This design comes from an exercise in tuning for small area and a short achievable clock period on the open sky130 flow, not from production work. RTL that was checked went through simulation tests only; none was proved equivalent to the original. Not every run is shown, and edits may drop behaviour that the tests do not exercise. The RTL of run 2 was laid out without a check of its function.

Figure 1. Drive-strength map (run 1).
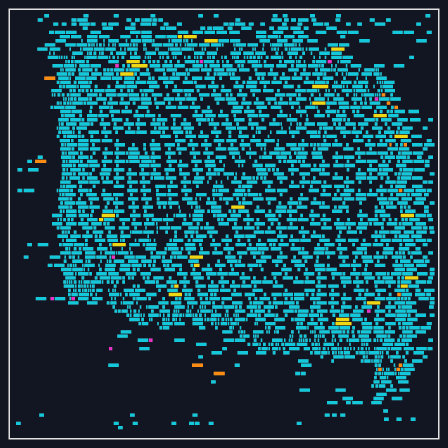
Figure 2. Logic cells by family (run 1).
Bar = 100 um.
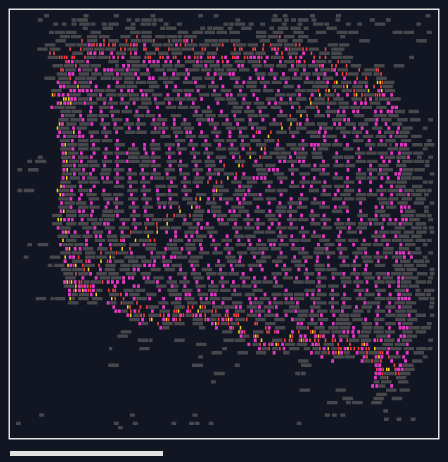
Figure 3. Top view of the die (run 1).
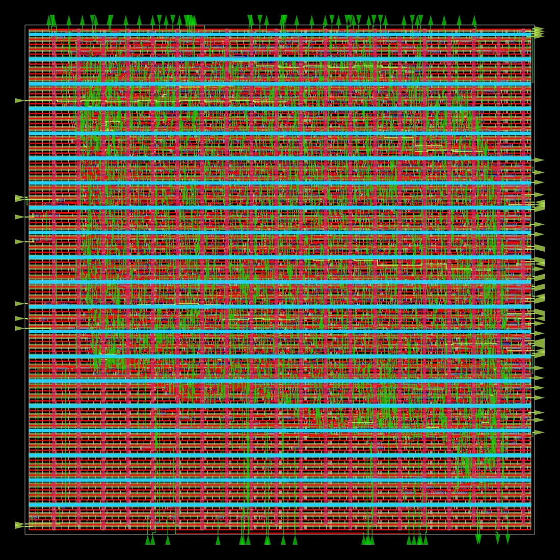
## flow/constraint.sdc

```tcl
create_clock -name core_clock -period 30.0 [get_ports {clk}]
set_input_delay 6.0000 -clock core_clock [delete_from_list [all_inputs] [get_ports {clk}]]
set_output_delay 6.0000 -clock core_clock [all_outputs]
set_load 0.01 [all_outputs]
```

## flow/design.v

```verilog
module BarCell(bn, am, si, ci, co, so);
    input bn, am, si, ci;
    output co, so;
    wire t;
    nand (t, am, bn);
    FACell fa(.bn(t), .am(si), .ci(ci), .co(co), .so(so));
endmodule
module Cell(bn, am, si, ci, co, so);
    input bn, am, si, ci;
    output co, so;
    wire t;
    and (t, bn, am);
    FACell fa(.bn(t), .am(si), .ci(ci), .co(co), .so(so));
endmodule
module FACell(bn, am, ci, co, so);
    input bn, am, ci;
    output co, so;
    wire t1, t2, t3;
    xor (t1, am, bn);
    and (t2, am, bn);
    xor (so, t1, ci);
    and (t3, t1, ci);
    or (co, t2, t3);
endmodule
module baughWooleyArrayMultiplier(product, a, b);
    parameter M = 32;
    parameter N = 32;
    output [M+N-1:0] product;
    input [M-1:0] a;
    input [N-1:0] b;
    wire [M-1:0] c_partial[N-1:0] ;
    wire [M-1:0] s_partial[N-1:0] ;
    genvar i, j;
    generate
        for(i=0; i<N; i=i+1)begin
            for(j=0; j<M; j=j+1)begin
                if(i == 0) begin
                    if(j<M-1)
                        Cell cell_first(.bn(b[i]), .am(a[j]), .si(1'b0), .ci(1'b0),
                                        .co(c_partial[i][j]), .so(s_partial[i][j]));
                    else
                        BarCell bcell_first(.bn(b[i]), .am(a[j]), .si(1'b0), .ci(1'b0),
                                            .co(c_partial[i][j]), .so(s_partial[i][j]));
                end
                else if(i<N-1) begin
                    if(j<M-1)
                        Cell cell_middle(b[i], a[j], s_partial[i-1][j+1], c_partial[i-1][j],
                                         c_partial[i][j], s_partial[i][j]);
                    else
                        BarCell bcell_middle(.bn(b[i]), .am(a[j]), .si(1'b0), .ci(c_partial[i-1][j]),
                                             .co(c_partial[i][j]), .so(s_partial[i][j]));
                end
                else begin
                    if(j<M-1)
                        BarCell bcell_last(.bn(b[i]), .am(a[j]), .si(s_partial[i-1][j+1]), .ci(c_partial[i-1][j]),
                                           .co(c_partial[i][j]), .so(s_partial[i][j]));
                    else
                        Cell cell_last(.bn(b[i]), .am(a[j]), .si(1'b0), .ci(c_partial[i-1][j]),
                                       .co(c_partial[i][j]), .so(s_partial[i][j]));
                end
            end
        end
    endgenerate
    wire [M:0] c_last;
    assign c_last[0] = 1'b1;
    generate
        for(i=0; i<N; i=i+1)begin
            assign product[i] = s_partial[i][0];
        end
    endgenerate
    generate
        for(j=0; j<M; j=j+1)begin
            if(j<M-1)
                FACell fa(s_partial[N-1][j+1], c_partial[N-1][j], c_last[j],
                          c_last[j+1], product[N+j]);
            else
                FACell fa(1'b1, c_partial[N-1][j], c_last[j],
                          c_last[j+1], product[N+j]);
        end
    endgenerate
endmodule
module mul32 (
    input             clk,
    input      [31:0] a,
    input      [31:0] b,
    output reg [63:0] product
);
    reg  [31:0] a_q, b_q;
    wire [63:0] p;
    baughWooleyArrayMultiplier #(.M(32), .N(32)) u_mul (
        .product(p), .a(a_q), .b(b_q)
    );
    always @(posedge clk) begin
        a_q     <= a;
        b_q     <= b;
        product <= p;
    end
endmodule
```

## flow/config.mk

```make
export PLATFORM = sky130hd
export DESIGN_NAME = mul32
export DESIGN_NICKNAME = mul32
export VERILOG_FILES = /design/flow/design.v
export SDC_FILE = /design/flow/constraint.sdc
export NUM_CORES = 4
export LEC_CHECK = 0
export CAP_MARGIN = 20
export CORE_MARGIN = 2
export CORE_UTILIZATION = 40
export SLEW_MARGIN = 20
```

## flow/run.sh

```bash
#!/bin/bash
# synth_recipe.tcl (not shown) runs the flow's synth.tcl, then flattens the netlist and writes it again
# the make line also repeats each setting of config.mk as NAME=value (left out here)
make -C /OpenROAD-flow-scripts/flow DESIGN_CONFIG=/design/flow/config.mk WORK_HOME=/design/flow/orfs CLKGATE_MAP_FILE= SYNTH_SCRIPT=/design/flow/synth_recipe.tcl finish
```

==> summary.md, run 1 <==
| Metric | Value |
|---|---|
| Post-route minimum period | 28.92 ns |
| Fraction of the mapped netlist area in simple logic gates | 20.33% |
| Highest clock frequency the design can meet | 34.57 MHz |
| Data arrival time of the critical path | 29.36 ns |
| Largest net degree at the start of global routing | 33 |
| Number of enable-type register cells in the synthesized netlist | 0 |
| Critical Path Source Type | register |
| Number of slew-limit violations in the final report | 0 |
| Antenna violations before repair | 0 |
| Latest clock arrival within the worst-skew pair | 0.49 ns |
| Core Footprint | 0.07570 mm^2 |
| Unrepaired setup endpoints after global routing | false |
| Final setup TNS | 0 ns |
| Portion of netlist area occupied by mux cells | 0% |
| Yosys top cell by area | fa_1 |
| Cell with the most instances after synthesis | fa_1 |
| Worst min-delay path category | register to register |
| Clock Root Buffer | clkbuf_16 |
| Grt ovf | 0 |
| Synth-to-Final Area Change | 7.217% |
| Clock tree from TritonCTS | built |
| Slowest CP cell | dfxtp_1 |
| Met3 usage in global routing | 2.252% |
| Number of DRC markers after the initial detailed-route iteration | 293 |
| Crit-path max FO | 32 |
| Final weighted congestion in routability-driven placement | 0.7564 |
| Share of the synthesized netlist area taken by xor and xnor gates | 0% |
| Hold-critical path depth | 2 |
| Top post-synthesis cells by area | fa_1, and2_1, dfxtp_1 |
| Net count of the finished layout | 3648 |
| Total routing usage reported by global routing | 14.18% |
| I/O pin count | 129 |
| Proportion of synthesized chip area in sequential cells | 8.417% |
| Number of synthesized register bits | 128 |
| Final Setup Violations | 0 |
| Vias per std cell | 4.747 |
| Syn Inst Count | 2632 |
| Fraction of synthesis flops using an asynchronous set or reset pin | 0% |
| Drt pass-1 iters | 4 |
| Number of hold-slack violations in the final timing report | 0 |
| Remaining DRCs | 0 |
| Largest family of logic cells by synthesized area | adder cells |
| Global routing's busiest layer | met2 |
| Top cell type's share of synthesized area | 63.13% |
| Number of rows created at floorplan | 101 |
| Vias in the first global route | 20850 |
| Wire per inst | 13.46 um |
| Max-Slew Margin vs Limit | 31.26% |
| Fraction of layout instances using a drive strength above 1 | 1.882% |
| Post-synthesis cell area | 0.03044 mm^2 |
| Compound-cell area share of the yosys netlist | 0% |
| Max_cap viols | 0 |
| Met1 track demand over resource | 15.64% |
| Number of unique standard cell types used by synthesis | 9 |
| Number of antenna-violating nets in the routed design | 0 |
| Nets in the synthesized netlist | 3689 |
| Critical Path Most Common Cell | fa_1 |
| Met2 demand-to-capacity share in global routing | 28.38% |
| Count of H-tree levels built during CTS | 4 |
| Buffers from clock root to sink, at most | 2 |
| CP Capture Type | register |
| Top cells by instance count after synthesis | fa_1, and2_1, inv_1, dfxtp_1, clkbuf_2 |
| Post-DP HPWL | 43.12 mm |
| Total clock buffers created by CTS | 17 |
| Inserted Diodes | 0 |
| Worst slack after detailed placement | 0.6153 ns |
| Final worst-path cycle share | 96.42% |
| Worst EP required | 30.44 ns |
| Total Routed Length | 48.23 mm |
| Starting utilization of the core area | 40.22% |
| Result of the run | complete, no violations |
| Type of the worst setup path | register to register |
| Post-Synth Adder-Cell Area | 64.44% |
| Chip width | 279.9 um |
| Count of buffers inserted at the top-level ports | 128 |
| Total number of vias | 17000 |
| Final clock skew | 0.01756 ns |
| Worst-Margin Slew | 1.030 ns |
| Largest stage delay on the critical path | 0.85 ns |
| Prevailing post-synth register cell | dfxtp_1 |
| Synthesis Warnings | 2 |
| Wire length of the first global-routing pass | 92.78 mm |
| Sink Count | 128 |
| Mean instance size in the synthesized netlist | 11.57 um^2 |
| Hold bufs inserted after CTS | 0 |
| Number of cells traversed by the worst register-to-register path | 71 |
| CTS clock-pin slew for the worst setup and hold paths | 0.07 ns |
Back to the opening pictures, Figure 1:
drive 3 to 4 -> magenta  # cells 10, share 0.38%, most used clkinvlp_4
drive 6 and up -> yellow  # cells 25, share 0.96%, most used clkbuf_16
drive 2 -> orange  # cells 14, share 0.54%, most used and2_2
drive 1 or less -> cyan  # cells 2555, share 98%, most used fa_1
setup slack after layout: 1.075 ns
design area: 0.03264 mm^2
buffers outside the clock class: 132

Back to the opening pictures, Figure 2:
inverters -> red  # cells 296, most used inv_1, where widely spread
NAND gates -> yellow  # cells 91, most used nand2_1
AND and OR gates -> magenta  # cells 933, most used and2_1
most common cell after layout, fill and taps aside: fa_1
post-route non-filler standard cell count: 3582
fraction of area in multi-input gates: 79.07%

Back to the opening pictures, Figure 3:
Die Ht: 279.9 um
Die Footprint: 0.07833 mm^2

[run 1: repair_timing]
item,4_1_cts,5_1_grt
gates resized for setup,0,2
buffers inserted,0,0
endpoints found under the setup margin,0,1
[run 1: path summary, 6_finish.rpt]
check,slack [ns],to,startpoint
worst max-delay path,1.08,product[62]$_DFF_P_,a_q[28]$_DFF_P_
worst min-delay path,0.85,product[0]$_DFF_P_,b_q[0]$_DFF_P_
worst max register to register,1.08,product[62]$_DFF_P_,a_q[28]$_DFF_P_
worst min register to register,0.85,product[0]$_DFF_P_,b_q[0]$_DFF_P_
[run 1: layout by cell type, fill, tap and decap left out]
master	instances
bufinv_16	3
and2_1	924
clkbuf_16	17
buf_4	4
dfxtp_1	124
ha_1	32
clkinv_4	1
inv_1	296
clkinvlp_4	5
inv_6	3
clkdlybuf4s50_1	128
clkbuf_8	1
fa_1	960
inv_8	1
clkinv_2	1
and2_2	9
nand2_1	91
dfxtp_2	4
[run 1: logic make-up after synthesis]
kind of cell,count (synthesis)
simple gates,1024
fa+ha+maj,992
flops,128
buf+inv,488
[run 1: layer usage]
| layer | up-vias | wire length, um |
|---|---|---|
| met4 | 0 | 442 |
| met5 | - | 0 |
| li1 | 7387 | - |
| met2 | 103 | 27600 |
| met1 | 9479 | 19250 |
| met3 | 34 | 931 |
[run 1: per-stage QoR]
stage	util, %	instance area [um^2]	instances	hold WS (ns)
final	43.12	32640	3582	0.8513
after global placement	42.30	32020	3550	0.8511
after detailed placement	42.30	32020	3550	0.8422
after floorplan	-	30440	2632	0.6236
after CTS	43.11	32640	3582	0.8639
after global routing	43.12	32640	3582	0.8943
[run 1: sequential cells by signal (all words and copies together), names as in the netlist]
register and count:
a_q 32, b_q 32, product 64
[run 1: layout make-up]
class | instances | area (um^2)
Clock buffer | 18 | 439.2
Multi-Input combinational cell | 2016 | 25810
Tap cell | 978 | 1224
Sequential cell | 128 | 2567
Clock inverter | 14 | 178.9
Inverter | 296 | 1111
Timing Repair Buffer | 132 | 1311
Fill cell | 7220 | 43060
[run 1: critical path: cells and delay by family, from the launching register on]
kind / cells / cell delay (ns)
adders and majority gates: 62 / 27.28
buffers and inverters: 8 / 0.47
DFF: 1 / 0.85
and+or+nand+nor: 1 / 0.23
==> run 2: too many edits to list; what changed since run 1 <==
flow/design.v: 98 -> 2431 lines; modules unchanged: 1
  bw_fa: new, 4 lines
  bw_ha: new, 4 lines
  baughWooleyArrayMultiplier: edited, 57 -> 2406 lines
  removed: BarCell, Cell, FACell
==> module bw_fa as of run 2 <==
module bw_fa(input a, input b, input ci, output s, output co);
    assign s = a ^ b ^ ci;
    assign co = (a & b) | (a & ci) | (b & ci);
endmodule
==> module bw_ha as of run 2 <==
module bw_ha(input a, input b, output s, output co);
    assign s = a ^ b;
    assign co = a & b;
endmodule
--- a/flow/config.mk
+++ b/flow/config.mk
@@ -6,6 +6,9 @@
 export NUM_CORES = 4
 export LEC_CHECK = 0
+export ABC_AREA = 1
 export CAP_MARGIN = 20
 export CORE_MARGIN = 2
 export CORE_UTILIZATION = 40
 export SLEW_MARGIN = 20
+export SYNTH_HIERARCHICAL = 1
+export SYNTH_MINIMUM_KEEP_SIZE = 0
==> run 2 against run 1 <==
Fmax increased to 3.8 times the previous value. Via count increased by 13%. Final area is 18% lower. Worst setup slack better by 21 ns. Final cell count is 11% lower. Routed wire length increased by 66%. Still clean. Largest cell class unchanged. Count of clock-buffer cells in the layout unchanged. Critical endpoint is now product[63]$_DFF_P_.
==> summary.md, run 2 <==
| Metric | Value |
|---|---|
| Largest register by flop count | product (unchanged) |
| Clock tree from TritonCTS | built (unchanged) |
| Result of the run | complete, no violations (unchanged) |
| Number of DRC markers after the initial detailed-route iteration | 2207 (was 293) |
| Nets in the synthesized netlist | 3071 (was 3689) |
| Number of antenna-violating nets in the routed design | 0 (unchanged) |
| Net count of the finished layout | 3037 (was 3648) |
| Leading cell types in the layout, fill and taps excluded | xor2_1, o22ai_1, fa_1 (was fa_1, and2_1, inv_1) |
| Fraction of synthesis flops using an asynchronous set or reset pin | 0% (unchanged) |
| Synth-to-Final Area Change | 10.20% (was 7.217%) |
| Fraction of layout instances using a drive strength above 1 | 7.217% (was 1.882%) |
| Post-synthesis cell area | 0.02422 mm^2 (was 0.03044 mm^2) |
| Gates resized, CTS repair | 0 (unchanged) |
| Proportion of synthesized chip area in sequential cells | 10.58% (was 8.417%) |
| Registers with the most flip-flops | product: 64 flops, a_q: 32 flops, b_q: 32 flops (unchanged) |
| Final clock skew | 0.02129 ns (was 0.01756 ns) |
| Largest net degree at the start of global routing | 47 (was 33) |
| Vias in the first global route | 20820 (was 20850) |
| Top cell type's share of synthesized area | 38.44% (was 63.13%) |
| Prevailing post-synth register cell | dfxtp_1 (unchanged) |
| Number of rows created at floorplan | 90 (was 101) |
| Final weighted congestion in routability-driven placement | 0.9092 (was 0.7564) |
| Final worst-path cycle share | 25.44% (was 96.42%) |
| Number of synthesized register bits | 128 (unchanged) |
| Total clock buffers created by CTS | 17 (unchanged) |
| Post-route minimum period | 7.633 ns (was 28.92 ns) |
| Count of buffers inserted at the top-level ports | 128 (unchanged) |
| Sink Count | 128 (unchanged) |
| Unrepaired setup endpoints after global routing | false (unchanged) |
| Worst min-delay path category | register to register (unchanged) |
| Wire length of the first global-routing pass | 124.3 mm (was 92.78 mm) |
| Wire length on met1 | 30.96 mm (was 19.25 mm) |
| Clock Root Buffer | clkbuf_16 (unchanged) |
| Critical Path Source Type | register (unchanged) |
| Starting utilization of the core area | 40.27% (was 40.22%) |
| Highest layer used for signal routing | met4 (unchanged) |
| WHS | 0.6089 ns (was 0.8513 ns) |
| Top post-synthesis cells by area | fa_1, xor2_1, o22ai_1 (was fa_1, and2_1, dfxtp_1) |
| Amount of wire on met2 after detailed routing | 37.99 mm (was 27.60 mm) |
| Drt pass-1 iters | 6 (was 4) |
| Final Setup Violations | 0 (unchanged) |
| Total routing usage reported by global routing | 25.96% (was 14.18%) |
| Total Routed Length | 80.06 mm (was 48.23 mm) |
| Postcts setup bufs | 0 (unchanged) |
| Core Footprint | 0.06013 mm^2 (was 0.07570 mm^2) |
| Syn Inst Count | 2418 (was 2632) |
| Highest clock frequency the design can meet | 131.0 MHz (was 34.57 MHz) |
| Largest stage delay on the critical path | 0.77 ns (was 0.85 ns) |
| Synthesis Warnings | 7 (was 2) |
| Post-DP HPWL | 54.95 mm (was 43.12 mm) |
| Cell with the most instances after synthesis | xor2_1 (was fa_1) |
| Die Footprint | 0.06252 mm^2 (was 0.07833 mm^2) |
| Max_cap viols | 0 (unchanged) |
| Number of enable-type register cells in the synthesized netlist | 0 (unchanged) |
| Max-Slew Margin vs Limit | 33.42% (was 31.26%) |
| Slowest CP cell | o21ai_2 (was dfxtp_1) |
| Total number of vias | 19280 (was 17000) |
| Number of unique standard cell types used by synthesis | 34 (was 9) |
| Worst-Margin Slew | 0.9952 ns (was 1.030 ns) |
| Latest clock arrival within the worst-skew pair | 0.51 ns (was 0.49 ns) |
| Chip width | 250.0 um (was 279.9 um) |
| Most common cell after layout, fill and taps aside | xor2_1 (was fa_1) |
| Number of hold-slack violations in the final timing report | 0 (unchanged) |
| Grt ovf | 0 (unchanged) |
| Vias per std cell | 6.064 (was 4.747) |
| Number of flip-flops in the largest register | 64 (unchanged) |
| Mean instance size in the synthesized netlist | 10.01 um^2 (was 11.57 um^2) |
| Die Ht | 250.0 um (was 279.9 um) |
| Data arrival time of the critical path | 8.02 ns (was 29.36 ns) |
| Yosys top cell by area | fa_1 (unchanged) |
| Count of H-tree levels built during CTS | 4 (unchanged) |
| Type of the worst setup path | register to register (unchanged) |
| Crit-path max FO | 37 (was 32) |
| Buffers from clock root to sink, at most | 2 (unchanged) |
| Antenna violations before repair | 1 (was 0) |
| Hold bufs inserted after CTS | 0 (unchanged) |
| Remaining DRCs | 0 (unchanged) |
| CP Capture Type | register (unchanged) |
| CTS clock-pin slew for the worst setup and hold paths | 0.06 ns (was 0.07 ns) |
| Number of slew-limit violations in the final report | 0 (unchanged) |
| Wire per inst | 25.18 um (was 13.46 um) |
| Worst EP required | 30.39 ns (was 30.44 ns) |
| Met3 layer wire length in the routed design | 6.890 mm (was 931 um) |
| Top cells by instance count after synthesis | xor2_1, o22ai_1, fa_1, dfxtp_1 (was fa_1, and2_1, inv_1, dfxtp_1, clkbuf_2) |
| I/O pin count | 129 (unchanged) |
| Final setup TNS | 0 ns (unchanged) |
[run 2: cell count changes after synthesis, sizes merged, moves of 17 or more]
cell	previous run	this run
and2	933	0
buf	74	145
ha	32	123
xor2	0	533
nand2	91	124
o22ai	0	495
o21ai	0	17
inv	296	124
a21oi	0	36
fa	960	465
nor2	0	48
[run 2: per-stage QoR]
stage | utilization (%) | cell area [um^2] | worst slack, ns | cells
after floorplan | - | 24220 | 23.67 | 2418
after global placement | 43.43 | 26110 | 22.49 | 3147
after detailed placement | 43.43 | 26110 | 22.45 | 3147
after CTS | 44.38 | 26680 | 22.42 | 3179
after global routing | 44.38 | 26690 | 22.09 | 3180
final | 44.38 | 26690 | 22.37 | 3180
[run 2: kinds of logic after synthesis]
group                    count (synthesis)  synth area share [%]
buffers and inverters                  382                 6.402
flip-flops                             128                 10.58
AND/OR/NAND/NOR                        188                 3.312
XOR/XNOR                               542                 19.60
adder cells (fa/ha/maj)                588                 44.80
AO/OA/AOI/OAI                          590                 15.30
[run 2: per-module statistics from Yosys, one instance, submodules excluded, excerpt]
module / flops+latches / times used / area [um^2]
bw_fa: 0 / 434 / 20.02
mul32: 128 / 1 / 2562
bw_ha: 0 / 61 / 12.51
[run 2: per-layer routing]
layer | GRT usage [%] | vias up
met5 | 0 | -
met4 | 13.91 | 0
met3 | 6.154 | 240
met2 | 42.12 | 1137
met1 | 32.03 | 9780
li1 | - | 8126
[run 2: worst max-delay path: cells and delay by family (launching register included)]
kind,cells,cell delay (ns)
adder cells (fa/ha/maj),7,3.18
buffers and inverters,4,1.30
AO/OA/AOI/OAI,4,1.35
AND/OR/NAND/NOR,11,0.82
XOR/XNOR,2,0.50
flip-flops,1,0.31
[run 2: path summary, 6_finish.rpt]
path / start / endpoint / slack (ns) / depth (start not counted)
hold reg to reg: a_q[0]$_DFF_P_ / product[0]$_DFF_P_ / 0.61 / 3
setup / recovery: b_q[9]$_DFF_P_ / product[63]$_DFF_P_ / 22.37 / 28
setup reg to reg: b_q[9]$_DFF_P_ / product[63]$_DFF_P_ / 22.37 / 28
hold / removal: a_q[0]$_DFF_P_ / product[0]$_DFF_P_ / 0.61 / 3
[run 2: area by class of cell]
class / instances / area (um^2)
sequential: 128 / 2582
inverter: 125 / 469.2
clock inverter: 14 / 131.4
fill: 5740 / 33450
multi-input combinational: 1908 / 20230
antenna: 1 / 2.502
timing repair buffer: 204 / 1852
tap: 782 / 978.4
clock buffer: 18 / 439.2
Figure 4. Drive-strength map (run 2).
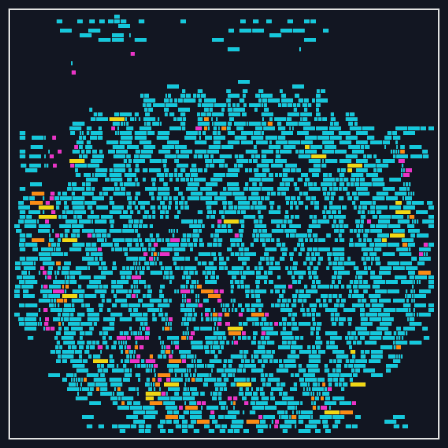
drive 3 to 4 -> magenta  # cells 95, share 4.0%, most used buf_4
drive 6 and up -> yellow  # cells 24, share 1.0%, most used clkbuf_16
drive 2 -> orange  # cells 54, share 2.3%, most used dfxtp_2
drive 1 or less -> cyan  # cells 2224, share 93%, most used xor2_1

Figure 5. I/O pins on the die edge (run 2).
Bar = 100 um. Pins as bars across the die edge, other pins in gray.
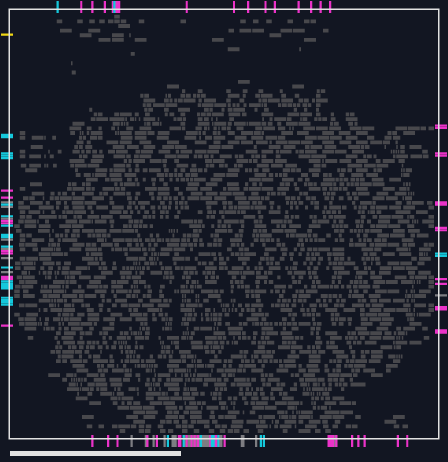
product -> magenta  # pins 64, direction output, edge 25 south, 16 north, 14 east, 9 west
clk -> yellow  # pins 1, direction input, edge west
a -> cyan  # pins 32, direction input, edge 20 west, 8 south, 2 north, 2 east
all pins by edge = 57 south, 37 west, 18 north, 17 east

## port drivers added, routing unchanged
How much do the figures lean on ideal ports? The routed layouts below were timed once more, with nothing changed but the port constraints. Step 1: set_driving_cell puts a clkbuf_16 on clk and a buf_2 on each other input, an assumption about the parent block. Step 2 also shifts input and output timing later by t, the mid clock arrival at the registers, as if the neighbouring blocks saw the same clock. a / b / c = no drivers / after step 1 / after step 2; a / b = the first two.
run	t (ns)	slack for setup (ns)	hold WS [ns]	worst register clock-pin slew, ns	cell pins on the clock port's net
run 1	0.545	1.075 / 1.075 / 1.075	0.851 / 0.851 / 0.851	0.08 / 0.08	1
run 2	0.560	22.367 / 22.367 / 22.367	0.609 / 0.609 / 0.609	0.07 / 0.07	1
After both steps every run listed still meets setup and hold.
